Source: an optimization exercise on an open RTL-to-GDS flow (aim: small area, a short achievable clock period and few clock cycles per item). Production flows keep margins and buffers that such runs may drop.
Some runs may be left out. An edit can pass the tests and still lose a function that they never use.
Function was not checked in any run shown here: the RTL went through the layout flow alone.

Run 1, final layout:
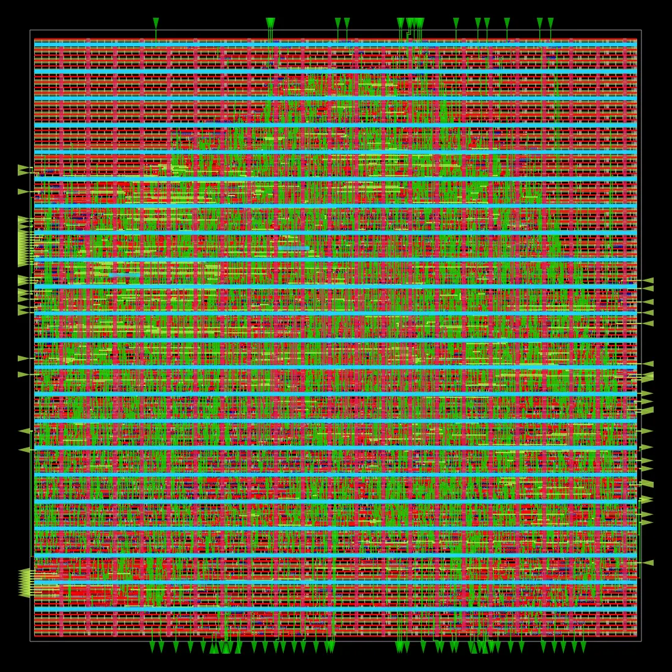
Run 1, layout detail:
Window x 52 to 102, y 52 to 102 um. Cells in gray, sequential cells in the stronger gray; small squares are vias.
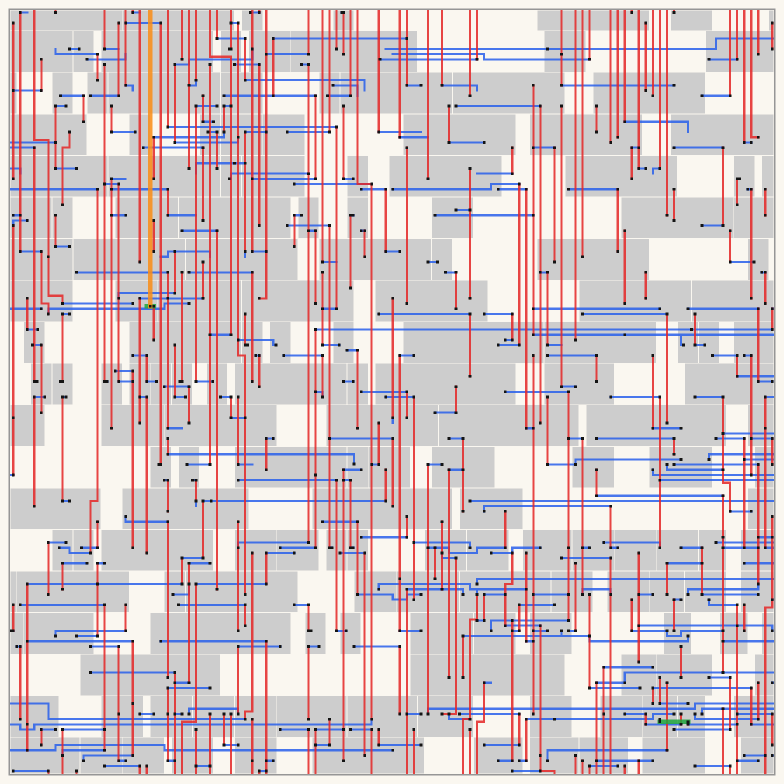
Run 1, port wiring:
(2 px per um)
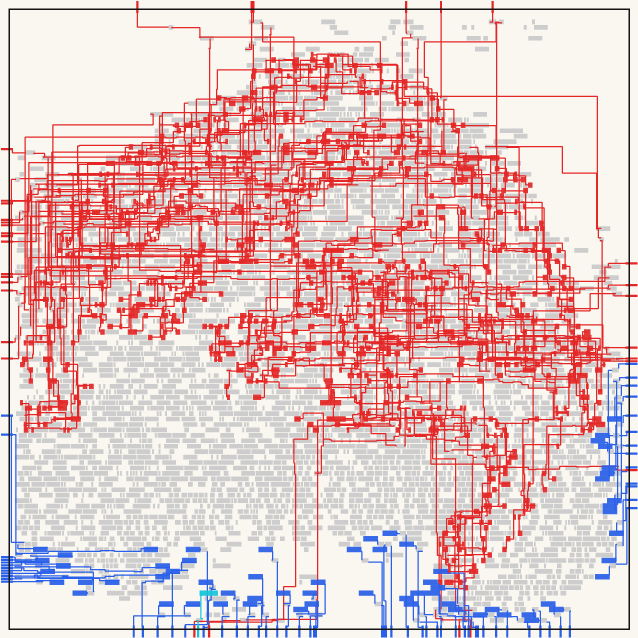
`flow/config.mk`:
```
export PLATFORM = sky130hd
export DESIGN_NAME = booth_fsm
export DESIGN_NICKNAME = booth_fsm
export VERILOG_FILES = /design/flow/design.v
export SDC_FILE = /design/flow/constraint.sdc
export NUM_CORES = 4
export LEC_CHECK = 0
export CAP_MARGIN = 20
export CORE_MARGIN = 2
export CORE_UTILIZATION = 40
export SLEW_MARGIN = 20
```
`flow/constraint.sdc`:
```
create_clock -name core_clock -period 6.0 [get_ports {clk}]
set_input_delay 1.2000 -clock core_clock [delete_from_list [all_inputs] [get_ports {clk}]]
set_output_delay 1.2000 -clock core_clock [all_outputs]
set_load 0.01 [all_outputs]
```
`flow/design.v`:
```
`timescale 1ns/1ps
module booth_fsm
# (parameter DATAWIDTH = 32)
(
  input                        clk,
  input                        rstn,
  input                        en,
  input        [DATAWIDTH-1:0] multiplier,
  input        [DATAWIDTH-1:0] multiplicand,
  output reg                   done,
  output reg [2*DATAWIDTH-1:0] product
);
always @(posedge clk or negedge rstn)
  if (!rstn) done <= 1'b0;
  else       done <= en;
always @(posedge clk)
  product <= $signed(multiplier) * $signed(multiplicand);
endmodule
```
`flow/run.sh`:
```
#!/bin/bash
# synth_recipe.tcl (not shown) runs the flow's synth.tcl, then flattens the netlist and writes it again
# the make line also repeats each setting of config.mk as NAME=value (left out here)
make -C /OpenROAD-flow-scripts/flow DESIGN_CONFIG=/design/flow/config.mk WORK_HOME=/design/flow/orfs CLKGATE_MAP_FILE= SYNTH_SCRIPT=/design/flow/synth_recipe.tcl finish
```
==> impl_results.md, run 1 <==
- Buf/Inv on CP: 7
- Fraction of area in multi-input gates: between 60% and 70%
- Gr ovfl total: 0
- Largest net degree at the start of global routing: 23
- Root buf cell: clkbuf_16
- Final-stage net count: 5920
- Critical path peak fanout: 7
- Setup violators final: 53
- Family with the most delay on the worst path: adder cells
- Critical Path Stages: 26
- Gr usage total: approximately a quarter
- Register area share after synthesis: 3.505%
- GR peak layer: met2
- Post-synthesis simple-gate area fraction: 15.36%
- Largest cell class by area: multi-input combinational cells
- Die W: 309.2 um
- Async S/R FF share, synth: 1.538%
- Combinational family with the most area after synthesis: adder cells
- Max-cap violations: 0
- Final wirelength: around 120000 um
- Number of enable flip-flop cells after synthesis: 0
- Slowest library cell on the worst path: fa_1
- N_taps: 1243
- Syn nets: ~5200
- Filler cells: 7970
- CP peak stage delay: 560 ps
- Setup WS post-layout: -2060 ps
- Core ar.: 0.09194 sq mm
- Final slew viol count: 0
- Worst slew pin tran: 398.4 ps
- Synthesis-stage register bit count: 65
- Pre-CTS setup slack: -3045 ps
- Most frequent cells after synthesis: fa_1, inv_1, and2_1
- Clock slew seen by the registers of the worst setup and hold paths: 60 ps
- Global-route wire length before repair: 184300 um
- Post-synthesis cell count: 3885
- Vias per cell: 4.937
- Kind of critical path: input pin to flip-flop
- Avg Cell Area, Syn: 9.593 sq um
- Status: failed layout checks
- Cell mode on critical path: fa_2
- Met3 wire length: 5999 um
- Met3 Track Usage GR: 3.204%
- Yosys top cell by area: fa_1
- Setup crit start kind: input pin
- Bufs w/o clock: ~890
- Non-clk buf share: 19.38%
- Clock sink total: 65
- Area contributors post-synth: fa_1, inv_1, and2_1, ha_1, nand2_1
- H-tree levels: 3
- Dpl cell area: 0.04492 sq mm
- Post-Layout Cell Count: slightly below 6000
- Drt pass-1 iters: 7
- Fraction of area in registers: 2.573%
- Initial antenna violation count: 3
- Violated checks: negative setup slack
- # clk buffers: 11
- Initial Utilization: 40.53%
Back to the opening pictures, 'final layout':
design area: 0.05077 sq mm
final design utilization: 55.22%
std cell rows: 111

Back to the opening pictures, 'layout detail':
Blue marks met1. Red marks met2. Orange marks met4. Green marks met3.
Sequential cells in the window: 0. Most frequent: fa_1 (38), inv_1 (36), buf_4 (26). 158 logic cells have their middle in the window.

Back to the opening pictures, 'port wiring':
Red marks `multiplicand`, direction input, end cells 1001, buffers 230, wire 24.7 mm. Cyan marks `en`, direction input, end cells 1, buffers 1, wire 18.9 um. Blue marks `product`, direction output, end cells 64, buffers 64, wire 2100 um.
io pins: 132
Port Buffers: 131

Run 1, placement by cell class:
(2 px per um) Fill, decap, tap and diode cells in gray.
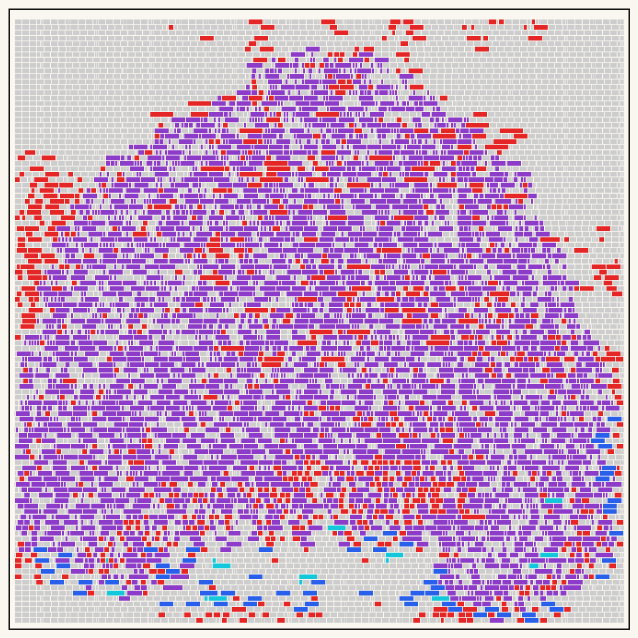

## Run 2: large edit since run 1, in outline
flow/design.v: 18 -> 3128 lines; modules unchanged: 0
  booth_fsm: edited, 17 -> 3119 lines
  lookahead_adder_64: new, 7 lines
==> module lookahead_adder_64 as of run 2 <==
module lookahead_adder_64 (
  input  [63:0] a,
  input  [63:0] b,
  output [63:0] s
);
assign s = a + b;
endmodule
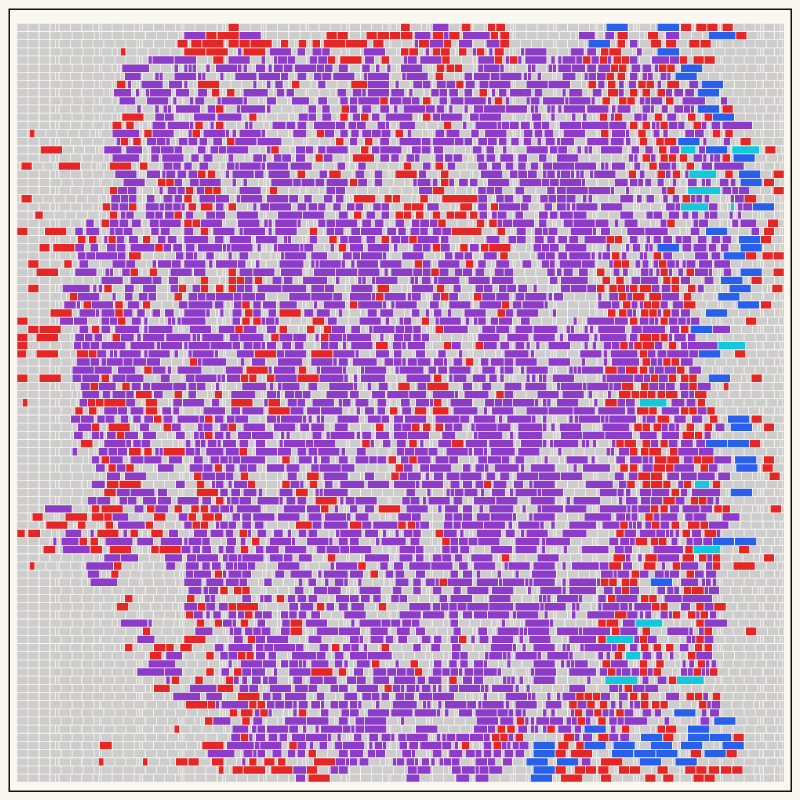
Run 2: placement by cell class
(3 px per um) Fill, decap, tap and diode cells in gray.
Cyan marks clock drivers and dummy loads, cells 15, share of their area 0.93%. Purple marks all other logic, cells 2643, share of their area 75%. Blue marks flip-flops, cells 65, share of their area 3.7%. Red marks other buffers and delay cells, cells 796, share of their area 21%.
design area: 0.03672 sq mm
Core ar.: 0.06470 sq mm

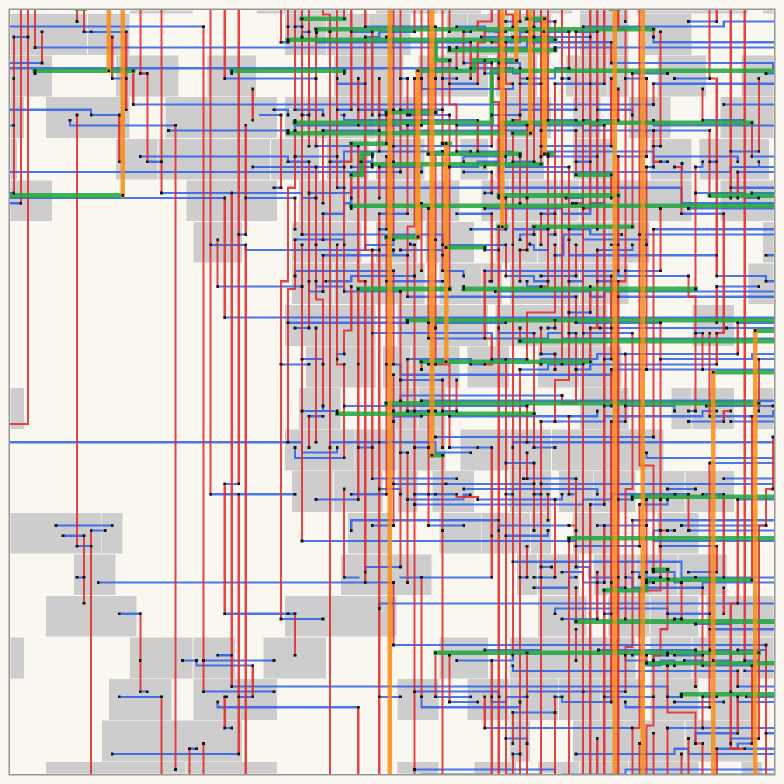
Run 2: layout detail
Window x 40 to 90, y 40 to 90 um. Cells in gray, sequential cells in the stronger gray; small squares are vias.
Orange marks met4. Blue marks met1. Green marks met3. Red marks met2.
Sequential cells in the window: 0. Most frequent: buf_4 (26), xnor2_1 (20), a22oi_1 (18). 134 logic cells have their middle in the window.

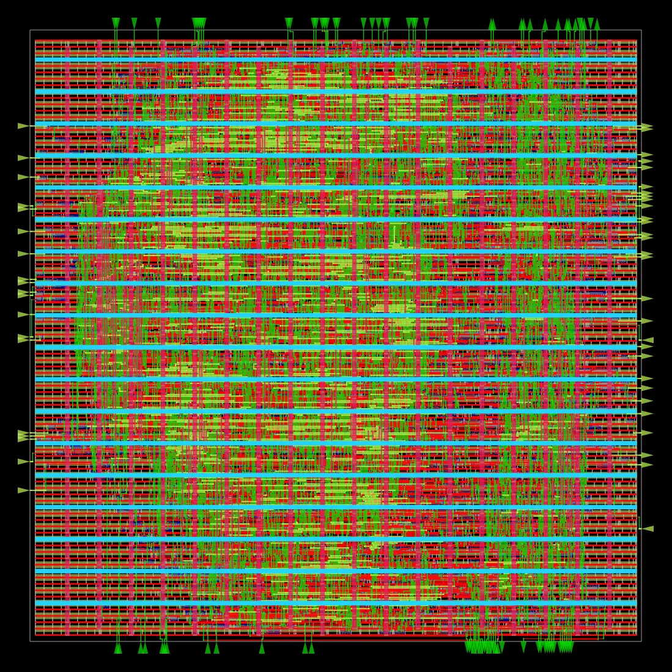
Run 2: final layout
DIE AREA: 0.06767 sq mm
std cell rows: 93
Post-Layout Cell Count: 4374

==> impl_results.md, run 2 <==
- Invs w/o clock: 512 (was 952)
- Final wirelength: 104300 um (was 119000 um)
- Initial Utilization: 40.56% (was 40.53%)
- Buf/Inv on CP: 11 (was 7)
- Largest net degree at the start of global routing: 25 (was 23)
- Post-synthesis simple-gate area fraction: 3.805% (was 15.36%)
- Avg Cell Area, Syn: 8.753 sq um (was 9.593 sq um)
- Kind of critical path: input pin to flip-flop (unchanged)
- Critical path peak fanout: 4 (was 7)
- Relative slew slack: 49.04% (was 73.28%)
- Worst slew pin tran: 758.0 ps (was 398.4 ps)
- Final-stage net count: 4150 (was 5920)
- Gr ovfl total: 0 (unchanged)
- Placed cells: 4260 (was 5568)
- Gr usage total: 30.61% (was 25.73%)
- Register Area: 0.001306 sq mm (unchanged)
- # clk buffers: 13 (was 11)
- Status: failed layout checks (unchanged)
- Crit path time final: 7230 ps (was 8060 ps)
- Async S/R FF share, synth: 1.538% (unchanged)
- Synthesis-stage register bit count: 65 (unchanged)
- Final slew viol count: 0 (unchanged)
- Met3 Track Usage GR: 6.637% (was 3.204%)
- Setup crit start kind: input pin (unchanged)
- Post-route setup TNS: -34330 ps (was -75910 ps)
- Syn nets: 3633 (was 5218)
- Seq cells: 65 (unchanged)
- Area contributors post-synth: fa_1, xnor2_1, a22oi_1, inv_1, ha_1 (was fa_1, inv_1, and2_1, ha_1, nand2_1)
- N_taps: 855 (was 1243)
- Most numerous cell in the Yosys netlist: xnor2_1 (was fa_1)
- Largest cell class by area: multi-input combinational cells (unchanged)
- Root buf cell: clkbuf_16 (unchanged)
- Dpl cell area: 0.03319 sq mm (was 0.04492 sq mm)
- Clock slew seen by the registers of the worst setup and hold paths: 60 ps (about the same)
- Bufs w/o clock: 796 (was 891)
- Global-route wire length before repair: 157800 um (was 184300 um)
- Fraction of area in multi-input gates: 66.94% (was 67.40%)
- Layout cells sized above 1: 35.49% (was 29.58%)
- CP peak stage delay: 540 ps (was 560 ps)
- Yosys top cell by area: fa_1 (unchanged)
- M1 WL: 44390 um (was 44380 um)
- Setup violators final: 45 (was 53)
- Critical Path Stages: 29 (was 26)
- Violated checks: negative setup slack (unchanged)
- Cts hold-fix bufs: 0 (unchanged)
- Io pins: 132 (unchanged)
- Most common cell after layout, fill and taps aside: buf_4 (was fa_1)
- Dpl hpwl: 81740 um (was 91160 um)
- Initial antenna violation count: 0 (was 3)
- Die W: 260.1 um (was 309.2 um)
- Worst Setup EP: product[60]$_DFF_P_ (was product[61]$_DFF_P_)
- Clock sink total: 65 (unchanged)
- H-tree levels: 3 (unchanged)
- Pre-CTS setup slack: -2141 ps (was -3045 ps)
- WP data arrival: 7460 ps (was 8340 ps)
- Worst min-delay path class: input pin to async pin (unchanged)
- Drt pass-1 iters: 6 (was 7)
- Combinational family with the most area after synthesis: adder cells (unchanged)
- Max-cap violations: 0 (unchanged)
- Most frequent cells after synthesis: xnor2_1, inv_1, a22oi_1 (was fa_1, inv_1, and2_1)
- Final design utilization: 56.76% (was 55.22%)
- Slowest library cell on the worst path: fa_2 (was fa_1)
- Compound-Gate Fraction of Synth Area: 20.06% (was 3.461%)
- Fraction of area in registers: 3.557% (was 2.573%)
- Final hold viol count: 0 (unchanged)
- Post-synthesis cell count: 2998 (was 3885)
- Synth cell types: 70 (was 64)
- Number of buffers created by CTS: 9 (unchanged)
- Family with the most delay on the worst path: adder cells (unchanged)
- GR peak layer: met2 (unchanged)
- Fin crit share: 120.5% (was 134.3%)
- Biggest register: product (unchanged)
- Vias per cell: 5.662 (was 4.937)
- Total number of vias: 24766 (was 28807)
- Floorplan die height: 260.1 um (was 309.2 um)
- Non-clk buf share: 20.12% (was 19.38%)
- #MultiIn Comb: 2131 (was 2668)
- Setup crit end kind: flip-flop (unchanged)
- Met3 wire length: 11030 um (was 5999 um)
- Setup WS post-layout: -1230 ps (was -2060 ps)
- Filler cells: 5692 (was 7970)
- Register area share after synthesis: 4.978% (was 3.505%)
- Port Buffers: 131 (unchanged)
- Number of enable flip-flop cells after synthesis: 0 (unchanged)

static timing again, ports no longer ideal:
The results above use ideal ports. As a check the final layouts listed here were re-extracted and re-timed, cells and wires unchanged.
Step 1 sets driving cells, clkbuf_16 on the clock port and buf_2 on the other inputs (assumed; they add their load-dependent delay and slew).
Step 2 times the ports against the registers' clock, not the clock port: input delays grow and output delays shrink by t, the midpoint of the rising clock arrivals with the driver on.
Three values: ideal ports, drivers, drivers and shift; two values: the first two.
run	t (ns)	slack for setup (ns)	hold WS [ns]	worst setup path at the end	worst data-port slew with drivers (ns)
run 1	0.394	-2.060 / -2.041 / -2.434	1.002 / 0.980 / 1.374	input to register	0.07
run 2	0.394	-1.230 / -1.245 / -1.638	0.991 / 0.965 / 1.358	input to register	0.09
The setup slack of run 2, which loses most, moves by -0.015 ns with the drivers and by -0.408 ns with both steps.
